From an optimization exercise on the open Yosys and OpenROAD flow, aimed at small area, a short achievable clock period and few clock cycles per item; shortcuts taken in it are not production practice.
In this exercise RTL edits were held to simulation tests only and were not proved equivalent to the original.
Power and IR drop assume default switching activity.

## flow/config.mk

```make
export PLATFORM = sky130hd
export DESIGN_NAME = system
export DESIGN_NICKNAME = system
export VERILOG_FILES = /design/flow/design.v
export SDC_FILE = /design/flow/constraint.sdc
export NUM_CORES = 4
export LEC_CHECK = 0
export CAP_MARGIN = 20
export CORE_MARGIN = 2
export CORE_UTILIZATION = 40
export PLACE_DENSITY = 0.6
export SLEW_MARGIN = 20
```

## flow/constraint.sdc

```tcl
create_clock -name core_clock -period 15.0 [get_ports {clk}]
set_input_delay 3.0000 -clock core_clock [delete_from_list [all_inputs] [get_ports {clk}]]
set_output_delay 3.0000 -clock core_clock [all_outputs]
set_load 0.01 [all_outputs]
```

## flow/design.v

```verilog
module Conv(clk, rst, clear, w_w, w_in, if_w, if_in, result);
input                          clk, rst, clear;
input                          w_w, if_w;
input      [9-1:0]    w_in;
input      [9-1:0]    if_in;
output     [9*2+1:0]  result;
reg signed [9-1:0]   weight [2:0];
reg signed [9-1:0]   feature [2:0];
reg signed [9*2+1:0] result;
integer i;
always @(posedge clk or posedge rst)begin
  if(rst)begin
    for(i = 0; i < 3; i = i + 1)begin
      weight[i]  <= 9'b0;
      feature[i] <= 9'b0;
    end
  end
  else if(clear)begin
    for(i = 0; i < 3; i = i + 1)begin
      weight[i]  <= 9'b0;
      feature[i] <= 9'b0;
    end
  end
  else begin
      if(w_w) begin  
        weight[2]  <= weight[1];
        weight[1]  <= weight[0];
        weight[0]  <= w_in;
      end
      if(if_w) begin
        feature[2] <= feature[1];
        feature[1] <= feature[0];
        feature[0] <= if_in;
    end      
    end
end
always @(*)
  result = feature[2]*weight[2]+feature[1]*weight[1]+feature[0]*weight[0];
endmodule
module Sat_adder(in0, in1, in2, sum);
input  signed [9*2+1:0] in0, in1, in2;
output signed [9-1:0]   sum;
reg  signed [9-1:0]   sum;
reg signed [22:0] tmp;
always @(*)begin
  tmp = in0 + in1 + in2;
  if(tmp >= $signed(23'd255))
    sum = 9'd255;
  else if(tmp <= $signed(23'd0))
    sum = 9'd0;
  else
    sum = in0 + in1 + in2;
end
endmodule
module Pooling(
  clk,
  rst,
  en,
  Data_in,
  Data_out
);
input clk;
input rst;
input en;
input  [9-1:0] Data_in;
output [9-1:0] Data_out;
reg    [9-1:0] Data_out, max;
always@(posedge clk or posedge rst)begin
  if(rst)
    max <= 9'b0;
  else  if(en)
    max<=(max<Data_in)?Data_in:max;
  else
    max<=9'b0;
end
always@(*)
  Data_out = max;
endmodule
module Pad(en, Data_in, Data_out);
input                   en;
input  [9-1:0] Data_in;
output [9-1:0] Data_out;
assign Data_out = en ? 9'h0ff : Data_in;
endmodule
module Controller (clk, rst,
                  ROM_IF_A, ROM_W_A, ROM_IF_OE, ROM_W_OE,
                  RAM_CONV_A, RAM_CONV_WE, RAM_CONV_OE,
                  RAM_POOL_A, RAM_POOL_WE, RAM_POOL_OE,
                  sel_if, sel_w, clear, pad_en, pool_en, done);
parameter INIT  = 3'b000,
          READ_W  = 3'b001,
          READ_9  = 3'b010,
          READ_C  = 3'b011,
          WRITE_C = 3'b100,
          READ_P  = 3'b101,
          WRITE_P = 3'b110,
          DONE    = 3'b111;
input                   clk;
input                   rst;
output [18-1:0] ROM_IF_A, ROM_W_A;
output                  ROM_IF_OE, ROM_W_OE;
output [18-1:0] RAM_CONV_A;
output                  RAM_CONV_WE, RAM_CONV_OE;
output [18-1:0] RAM_POOL_A;
output                  RAM_POOL_WE, RAM_POOL_OE;
output [2:0]            sel_if, sel_w;
output                  clear;
output                  pad_en;
output                  pool_en;
output                  done;
reg [18-1:0] ROM_IF_A, ROM_W_A; 
reg [18-1:0] RAM_CONV_A;
reg [18-1:0] RAM_POOL_A;
reg [18-1:0] cnt,tmp,row,col,ptmp,prow,pcol;
reg                  ROM_IF_OE, ROM_W_OE;
reg                  RAM_CONV_WE, RAM_CONV_OE;
reg                  RAM_POOL_WE, RAM_POOL_OE;
reg                  clear;  
reg                  pad_en;  
reg                  pool_en;
reg                  done;
reg [2:0]            sel_if, sel_w;
reg [2:0]            cs, ns;
always @(posedge clk or posedge rst)begin
  if(rst)begin
    {ROM_W_A,row,col,cnt,tmp,prow,pcol,ptmp} <= {18'b0,18'b0,18'b0,18'b0,18'b0,18'b0,18'b0,18'b0};
    cs <= READ_W;
  end
  else begin
    cs <= ns;
    case(cs)
      READ_W: ROM_W_A <= (ROM_W_A <= 18'd8)?ROM_W_A + 18'd1 : ROM_W_A;
      READ_9:   begin
                  col  <= 18'd1;
                  cnt  <= cnt + 18'd1;
                end
      READ_C:     cnt  <= cnt + 18'd1;
      WRITE_C:  begin
                  cnt  <= 18'd0;
                  tmp  <= tmp + 18'd1;
                if(col < 18'd256)  
                  col  <= col + 18'd1;
                else  
                  row  <= row+18'd1;
                end
      READ_P:
                  cnt  <= cnt+18'd1;
      WRITE_P:  begin
                  cnt  <= 18'd0;
                  ptmp <= ptmp+18'd1;
                if(pcol < 18'd254)
                  pcol <= pcol + 18'd2;
                else  begin
                 prow <= prow+18'd2;
                  pcol <= 18'd0;
                end
        end
      default:;
    endcase
  end
end
always @(*) begin
  case(cs)
    READ_W : ns = (ROM_W_A == 18'd9    ) ? READ_9  : READ_W;
    READ_9 : ns = (cnt     == 18'd9    ) ? WRITE_C : READ_9;
    READ_C : ns = (cnt     == 18'd3    ) ? WRITE_C : READ_C;
    WRITE_C: ns = (tmp     == 18'd65535) ? READ_P  : (col < 18'd256) ? READ_C : READ_9;
    READ_P : ns = (cnt     == 18'd4    ) ? WRITE_P : READ_P;
    WRITE_P: ns = (ptmp    == 18'd16383) ? DONE    : READ_P;
    DONE   : ns = DONE;
    default: ns = READ_W;
  endcase
end
always @(*) begin
  case(cs)
    READ_W: {ROM_IF_OE,ROM_W_OE,RAM_CONV_WE,RAM_CONV_OE,RAM_POOL_WE,RAM_POOL_OE,done} = 7'b0100000;
    READ_9: {ROM_IF_OE,ROM_W_OE,RAM_CONV_WE,RAM_CONV_OE,RAM_POOL_WE,RAM_POOL_OE,done} = 7'b1000000;
    READ_C: {ROM_IF_OE,ROM_W_OE,RAM_CONV_WE,RAM_CONV_OE,RAM_POOL_WE,RAM_POOL_OE,done} = 7'b1000000;
    WRITE_C:{ROM_IF_OE,ROM_W_OE,RAM_CONV_WE,RAM_CONV_OE,RAM_POOL_WE,RAM_POOL_OE,done} = 7'b0010000;
    READ_P: {ROM_IF_OE,ROM_W_OE,RAM_CONV_WE,RAM_CONV_OE,RAM_POOL_WE,RAM_POOL_OE,done} = 7'b0001000;
    WRITE_P:{ROM_IF_OE,ROM_W_OE,RAM_CONV_WE,RAM_CONV_OE,RAM_POOL_WE,RAM_POOL_OE,done} = 7'b0000100;
    DONE:   {ROM_IF_OE,ROM_W_OE,RAM_CONV_WE,RAM_CONV_OE,RAM_POOL_WE,RAM_POOL_OE,done} = 7'b0000001;
    default:{ROM_IF_OE,ROM_W_OE,RAM_CONV_WE,RAM_CONV_OE,RAM_POOL_WE,RAM_POOL_OE,done} = 7'b0000000;
  endcase
end
always@(*)begin
  if(cs == READ_W)
    if      (ROM_W_A <= 18'd3) sel_w = 3'b100;
    else if (ROM_W_A <= 18'd6) sel_w = 3'b010;
    else if (ROM_W_A <= 18'd9) sel_w = 3'b001;
    else                               sel_w = 3'b000;
  else      sel_w = 3'b000;
end
always @(*) begin
  case(cs)
    READ_9:
      begin
        case(cnt)
          18'd1, 18'd4, 18'd7  : pad_en = 1'b1;
          18'd2, 18'd3                : pad_en = (row == 18'b0  ) ? 1'b1 : 1'b0;
          18'd5, 18'd6                : pad_en = 1'b0;
          18'd8, 18'd9                : pad_en = (row == 18'd255) ? 1'b1: 1'b0;
          default                                     : pad_en = 1'b0;
        endcase
      end
    READ_C:
        case(cnt)
          18'd1      : pad_en = (row == 18'd0   || col == 18'd256) ? 1'b1 : 1'b0;
          18'd2      : pad_en = (col == 18'd256                          ) ? 1'b1 : 1'b0;
          18'd3      : pad_en = (row == 18'd255 || col == 18'd256) ? 1'b1 : 1'b0;
          default            : pad_en = 1'b0;
        endcase
    default:pad_en = 1'b0;
  endcase
end
always @(*) begin
      case(cs)
        READ_9:
        begin
            case(cnt)
              18'd1, 18'd2, 18'd3  : sel_if = 3'b100;
              18'd4, 18'd5, 18'd6  : sel_if = 3'b010;
              18'd7, 18'd8, 18'd9  : sel_if = 3'b001;
              default: sel_if = 3'b000;
            endcase
        end
      READ_C:
      begin
        case(cnt)
          18'd1      : sel_if = 3'b100;
          18'd2      : sel_if = 3'b010;
          18'd3      : sel_if = 3'b001;
          default            : sel_if = 3'b000;
        endcase
       end
        WRITE_C: sel_if = 3'b000;
        default: sel_if = 3'b000;
    endcase
 end
always @(*) begin
  case(cs)
    READ_9:
      case(cnt)
        18'd0, 18'd1    :  ROM_IF_A =   (row-18'b1) << 8;
        18'd2                  :  ROM_IF_A = ( (row-18'b1) << 8) + 18'b1;
        18'd3, 18'd4    :  ROM_IF_A =    row                << 8;
        18'd5                  :  ROM_IF_A = (  row                << 8) + 18'b1;
        18'd6, 18'd7    :  ROM_IF_A =   (row+18'b1) << 8;
        18'd8                  :  ROM_IF_A = ( (row+18'b1) << 8) + 18'b1;
        default                        :  ROM_IF_A =    row                << 8;
      endcase
    READ_C:
      case(cnt)
        18'd0      :  ROM_IF_A = ( (row-18'b1) << 8) + col;
        18'd1      :  ROM_IF_A = ( (row)               << 8) + col;
        18'd2      :  ROM_IF_A = ( (row+18'b1) << 8) + col;
        default            :  ROM_IF_A = ( (row+18'b1) << 8) + col;
      endcase
    default:  ROM_IF_A = ( (row + 18'b1) << 8) + col;
  endcase
end
always@(*)begin
if(rst)
  RAM_CONV_A = 18'b0;
else
  case(cs)
    WRITE_C:RAM_CONV_A = tmp;
    READ_P:
    case(cnt)
      18'd0      :RAM_CONV_A = ( prow                 << 8) + pcol;
      18'd1      :RAM_CONV_A = ( prow                 << 8) + pcol + 18'b1;
      18'd2      :RAM_CONV_A = ( (prow+18'b1) << 8) + pcol;
      18'd3      :RAM_CONV_A = ( (prow+18'b1) << 8) + pcol + 18'b1;
      default            :RAM_CONV_A = ( (prow+18'b1) << 8) + pcol + 18'b1;
  	endcase
    default:RAM_CONV_A = ( (prow+18'b1) << 8 ) + pcol + 18'b1;
  endcase
end
always@(*)
  RAM_POOL_A = (rst) ? 18'b0 : ptmp;
always@(*)
  clear = (rst) ? 1'b1 : 1'b0;
always@(*)
  pool_en = (cs == READ_P && cnt > 18'd0) ? 1'b1 : 1'b0;
endmodule
module system (clk,
               rst,
               ROM_IF_Q,
               ROM_W_Q,
               RAM_CONV_Q,
               RAM_POOL_Q,
               ROM_IF_A,
               ROM_W_A,
               ROM_IF_OE,
               ROM_W_OE,
               RAM_CONV_A,
               RAM_CONV_WE,
               RAM_CONV_OE,
               RAM_CONV_D,
               RAM_POOL_A,
               RAM_POOL_WE,
               RAM_POOL_OE,
               RAM_POOL_D,
               done);
input                   clk;
input                   rst;
input  [9-1:0] ROM_IF_Q, ROM_W_Q;
input  [9-1:0] RAM_CONV_Q;
input  [9-1:0] RAM_POOL_Q;
output [18-1:0] ROM_IF_A, ROM_W_A;
output                  ROM_IF_OE, ROM_W_OE;
output [18-1:0] RAM_CONV_A;
output                  RAM_CONV_WE;
output                  RAM_CONV_OE;
output [9-1:0] RAM_CONV_D;
output [18-1:0] RAM_POOL_A;
output                  RAM_POOL_WE;
output                  RAM_POOL_OE;
output [9-1:0] RAM_POOL_D;
output                  done;
wire [2:0]              sel_if, sel_w;
wire                    clear;
wire [9*2+1:0] out0, out1, out2;
wire                    pool_en;
wire                    pad_en;
wire [9-1:0]   conv_if_in;
Conv conv1 (
  .clk(clk), .rst(rst), .clear(clear), .w_w(sel_w[0]), .w_in(ROM_W_Q),
  .if_w(sel_if[0]), .if_in(conv_if_in), .result(out0));
Conv conv2 (
  .clk(clk), .rst(rst), .clear(clear), .w_w(sel_w[1]), .w_in(ROM_W_Q),
  .if_w(sel_if[1]), .if_in(conv_if_in), .result(out1));
Conv conv3 (
  .clk(clk), .rst(rst), .clear(clear), .w_w(sel_w[2]), .w_in(ROM_W_Q),
  .if_w(sel_if[2]), .if_in(conv_if_in), .result(out2));
Sat_adder a1 (
  .in0(out0), .in1(out1), .in2(out2), .sum(RAM_CONV_D));
Pooling p1 (
  .clk(clk), .rst(rst), .en(pool_en), .Data_in(RAM_CONV_Q), .Data_out(RAM_POOL_D));
Pad p2(.en(pad_en), .Data_in(ROM_IF_Q), .Data_out(conv_if_in));
Controller c1(
  .clk(clk), .rst(rst),
  .ROM_IF_A(ROM_IF_A), .ROM_W_A(ROM_W_A), .ROM_IF_OE(ROM_IF_OE),
  .ROM_W_OE(ROM_W_OE), .RAM_CONV_A(RAM_CONV_A),
  .RAM_CONV_WE(RAM_CONV_WE), .RAM_CONV_OE(RAM_CONV_OE),
  .RAM_POOL_A(RAM_POOL_A), .RAM_POOL_WE(RAM_POOL_WE), .RAM_POOL_OE(RAM_POOL_OE),
  .sel_if(sel_if), .sel_w(sel_w), .clear(clear),
  .pad_en(pad_en), .pool_en(pool_en) ,.done(done));
endmodule
```

## flow/run.sh

```bash
#!/bin/bash
# synth_recipe.tcl (not shown) runs the flow's synth.tcl, then flattens the netlist and writes it again
# the make line also repeats each setting of config.mk as NAME=value (left out here)
make -C /OpenROAD-flow-scripts/flow DESIGN_CONFIG=/design/flow/config.mk WORK_HOME=/design/flow/orfs CLKGATE_MAP_FILE= SYNTH_SCRIPT=/design/flow/synth_recipe.tcl finish
```

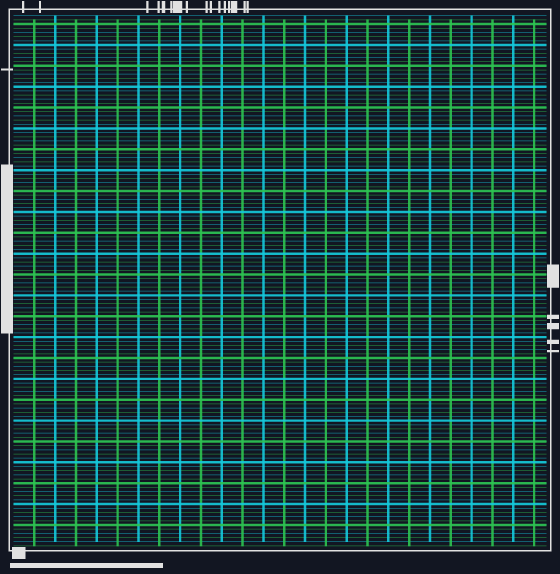
**Above:** power grid.
The bar under the picture is 100 um long. Pins as bars on the die edge.
- VDD: cyan
- VSS: green
- rows: 127
- met5 straps: 25
- met1 rails: 128
Die Width: 352 um
CORE AREA: 0.120 mm2

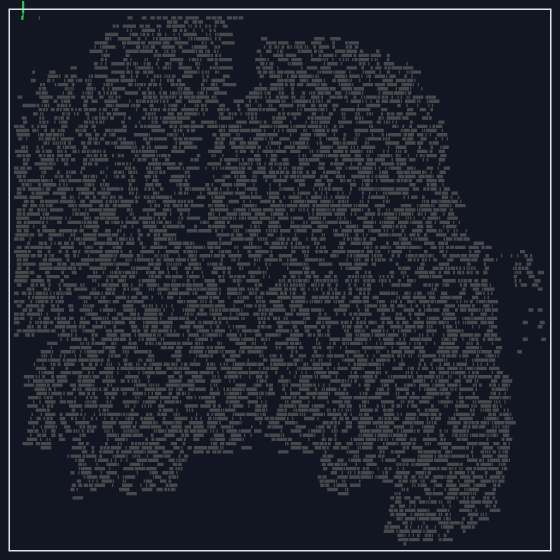
**Above:** I/O nets highlighted.
- RAM_POOL_OE: green (bits 1; direction output; end cells 1; wire 4.00 um)
port bufs: 123
# IOs: 135

==> flow_metrics.env <==
export IMPL_num_rows=127
export IMPL_clk_latency_ps=620
export IMPL_drtPass1Iterations=5
export IMPL_synthMostInstantiatedCell="inv_1"
export IMPL_dpl_cell_area_mm2=0.0509
export IMPL_seqPwrFrac_pct=41.9
export IMPL_finalNetCount=6610
export IMPL_cpMostUsedCell="fa_1"
export IMPL_cts_buffers=43
export IMPL_postLayoutCellArea_mm2=0.0531
export IMPL_htreeDepth=2
export IMPL_grt_pass1_vias=37300
export IMPL_crit_type="flop to primary output"
export IMPL_synth_cell_types=89
export IMPL_ys_ff_latch=308
export IMPL_synth_xor_area_share_pct=5.55
export IMPL_layout_area_seq_mm2=0.00780
export IMPL_critPathCapture="RAM_CONV_D[0]"
export IMPL_dp_hpwl_mm=95.4
export IMPL_cts_tree="yes"
export IMPL_max_stage_delay_ps=560
export IMPL_grtUsageTotal_pct=19.9
export IMPL_synth_top_family_by_area="adder cells"
export IMPL_total_power_mw=2.04
export IMPL_yosys_area_top_type="fa_1"
export IMPL_synth_adder_area_share_pct=43.7
export IMPL_arrival_ps=11520
export IMPL_num_fill_cells=11600
export IMPL_cp_end_kind="primary output"
export IMPL_netlist_top_cells_count="inv_1 (889), fa_1 (769), nand2_1 (727), ha_1 (461), and2_1 (320)"
export IMPL_grt_pass1_wl_mm=200
export IMPL_cp_top_family="adder cells"
export IMPL_maxCapViolations=0
export IMPL_status="timing/DRC/antenna clean"
export IMPL_antenna_cells=0
export IMPL_netlist_area_mm2=0.0484
export IMPL_cts_root_buf="clkbuf_16"
export IMPL_preCtsSetupSlack_ps=324
export IMPL_ff2ff_setup_slack_ps=11040
export IMPL_drive_above_1_share_pct=6.10
export IMPL_multi_input_area_mm2=0.0365
export IMPL_tightest_slew_ps=1080
export IMPL_cts_setup_buffers=0
export IMPL_fin_util_pct=44.3
export IMPL_muxShareOfSynthArea_pct=0.876
export IMPL_min_delay_start="c1.ROM_W_A[7]"
export IMPL_synth_cells=5363
export IMPL_clock_skew_final_ps=32.5
export IMPL_r2r_start="c1.cs[2]"
export IMPL_r2r_end="c1.tmp[15]"
export IMPL_hold_class="flop to flop"
export IMPL_seq_area_frac_synth_pct=15.9
export IMPL_final_common_cell="inv_1"
export IMPL_synth_compound_area_share_pct=8.10
export IMPL_synth_top_area_share_pct=31.8
export IMPL_clk_path_buf_depth=3
export IMPL_slew_headroom_pct=27.8
export IMPL_power_frac_clock_pct=54.7
export IMPL_drcViolationCount=0
export IMPL_die_area_mm2=0.124
export IMPL_antenna_found_initial=3
export IMPL_vdd_drop_max_mv=0.0712
export IMPL_synth_simple_area_share_pct=16.7
export IMPL_pwr_share_comb_pct=3.3
export IMPL_wire_per_inst_um=17.3
export IMPL_cts_hold_buffers=0
export IMPL_synth_edf_count=0
export IMPL_cts_sinks=308
export IMPL_route_final_wire_length_mm=121
export IMPL_postSynthAreaPerCell_um2=9.03
export IMPL_cp_max_fo=10
export IMPL_whs_path_depth=0
export IMPL_hold_viol=0
export IMPL_drv_slew=0
export IMPL_power_density_mw_per_mm2=38.4
export IMPL_vias=35500
export IMPL_async_reset_ff_share_pct=100
export IMPL_cts_resized=36
export IMPL_fin_tns_setup_ps=0
export IMPL_yosysWarnings=6
export IMPL_initial_core_util_pct=40.4
export IMPL_ys_flop_type="dfrtp_1"
export IMPL_maxClockFrequency_mhz=68.9
export IMPL_swShare_pct=25.5
export IMPL_routabilityCongestion=0.865
export IMPL_crit_path_start="conv3.weight[2][5]"
export IMPL_clk_pin_slew_ps=60
export IMPL_whs_endpoint="c1.ROM_W_A[7]"
export IMPL_p_int_mw=1.52
export IMPL_synth_area_leaders="fa_1 (32%), dfrtp_1 (16%), ha_1 (12%)"
export IMPL_crit_cells=40
export IMPL_routed_via_density=5.09
export IMPL_path_buf_inv=7
export IMPL_switchingPower_mw=0.520
export IMPL_leakage_nw=27.4
export IMPL_drtIter0Drc=1907
export IMPL_final_cell_mix="inv_1 (888), fa_1 (767), nand2_1 (727), ha_1 (455), and2_1 (320)"
export IMPL_setup_violations=0
export IMPL_start_kind="flop"
export IMPL_finalCritPeriodShare_pct=96.8
export IMPL_syn_to_final_growth_pct=9.68
export IMPL_crit_slowest_cell="dfrtp_1"
export IMPL_antenna_left=0
export IMPL_grt_max_degree=121
export IMPL_reg2regPathDepth=7
export IMPL_grt_overflow=0
export IMPL_required_ps=12000
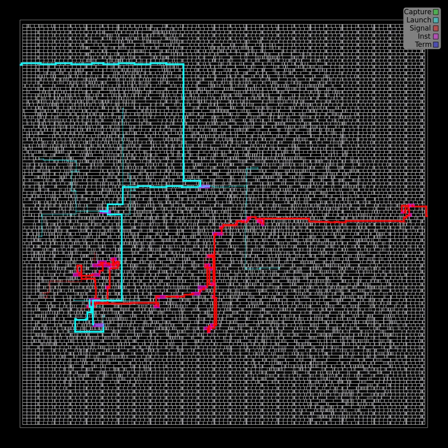
**Above:** the worst timing path.
fin crit period: 14520 ps
final worst setup slack: 482 ps

power groups by stage:
stage	sequential, mW	clock [mW]	combinational, mW
6_report	0.856	1.12	0.0678
2_1_floorplan	0.854	0	0.0440
3_5_place_dp	0.871	0	0.0659
4_1_cts	0.856	1.14	0.0660
5_1_grt	0.856	1.17	0.0749
3_3_place_gp	0.871	0	0.0654
final cells by class:
cell class	instances	area share [%]
Sequential cell	308	14.7
Clock inverter	25	0.627
Inverter	890	6.31
Tap cell	1612	3.80
Timing Repair Buffer	208	3.57
Multi-Input combinational cell	3891	68.8
Clock buffer	55	2.22
metrics by stage:
stage	hold WS [ps]	instances
floorplan	446	5364
global placement	389	6864
detailed placement	390	6864
CTS	403	6944
global route	412	6989
finish	402	6989
sequential cells by signal, summed over array words and instances, names as in the netlist, 27 cells and up:
register	count
conv1.feature	27
conv1.weight	27
conv2.feature	27
conv2.weight	27
conv3.feature	27
conv3.weight	27
metal layers:
layer	track usage, %	wire length, um	vias to the layer above
met5	0	13	-
met3	3.62	6970	173
met4	4.73	2790	2
met1	28.1	56400	18000
met2	31.6	55000	722
li1	-	-	16700

## what the ideal ports hide
No port has a modelled driver above. Below, the same layout with a new extraction and two added sets of constraints. Step 1 (the two cells are an assumption about what drives the block):
set clk [get_ports {clk}]
set_driving_cell -lib_cell sky130_fd_sc_hd__clkbuf_16 $clk
set_driving_cell -lib_cell sky130_fd_sc_hd__buf_2 [delete_from_list [all_inputs] $clk]
Step 2 adds t to the input delays and takes it off the output delays; t is the mean of the earliest and latest rising clock arrival at the registers after step 1. Input paths then give back, and output paths get back, about the clock's delay inside the block. a / b / c = ideal / step 1 / step 2; a / b = the first two.
shift t [ns]: 0.664
setup slack, ns: 0.482 / 0.415 / 1.079
latest minus earliest clock arrival (ns): 0.036 / 0.036
After both steps this run still meets setup and hold. The setup slack of this run moves by -0.067 ns with the drivers and by +0.597 ns with both steps.
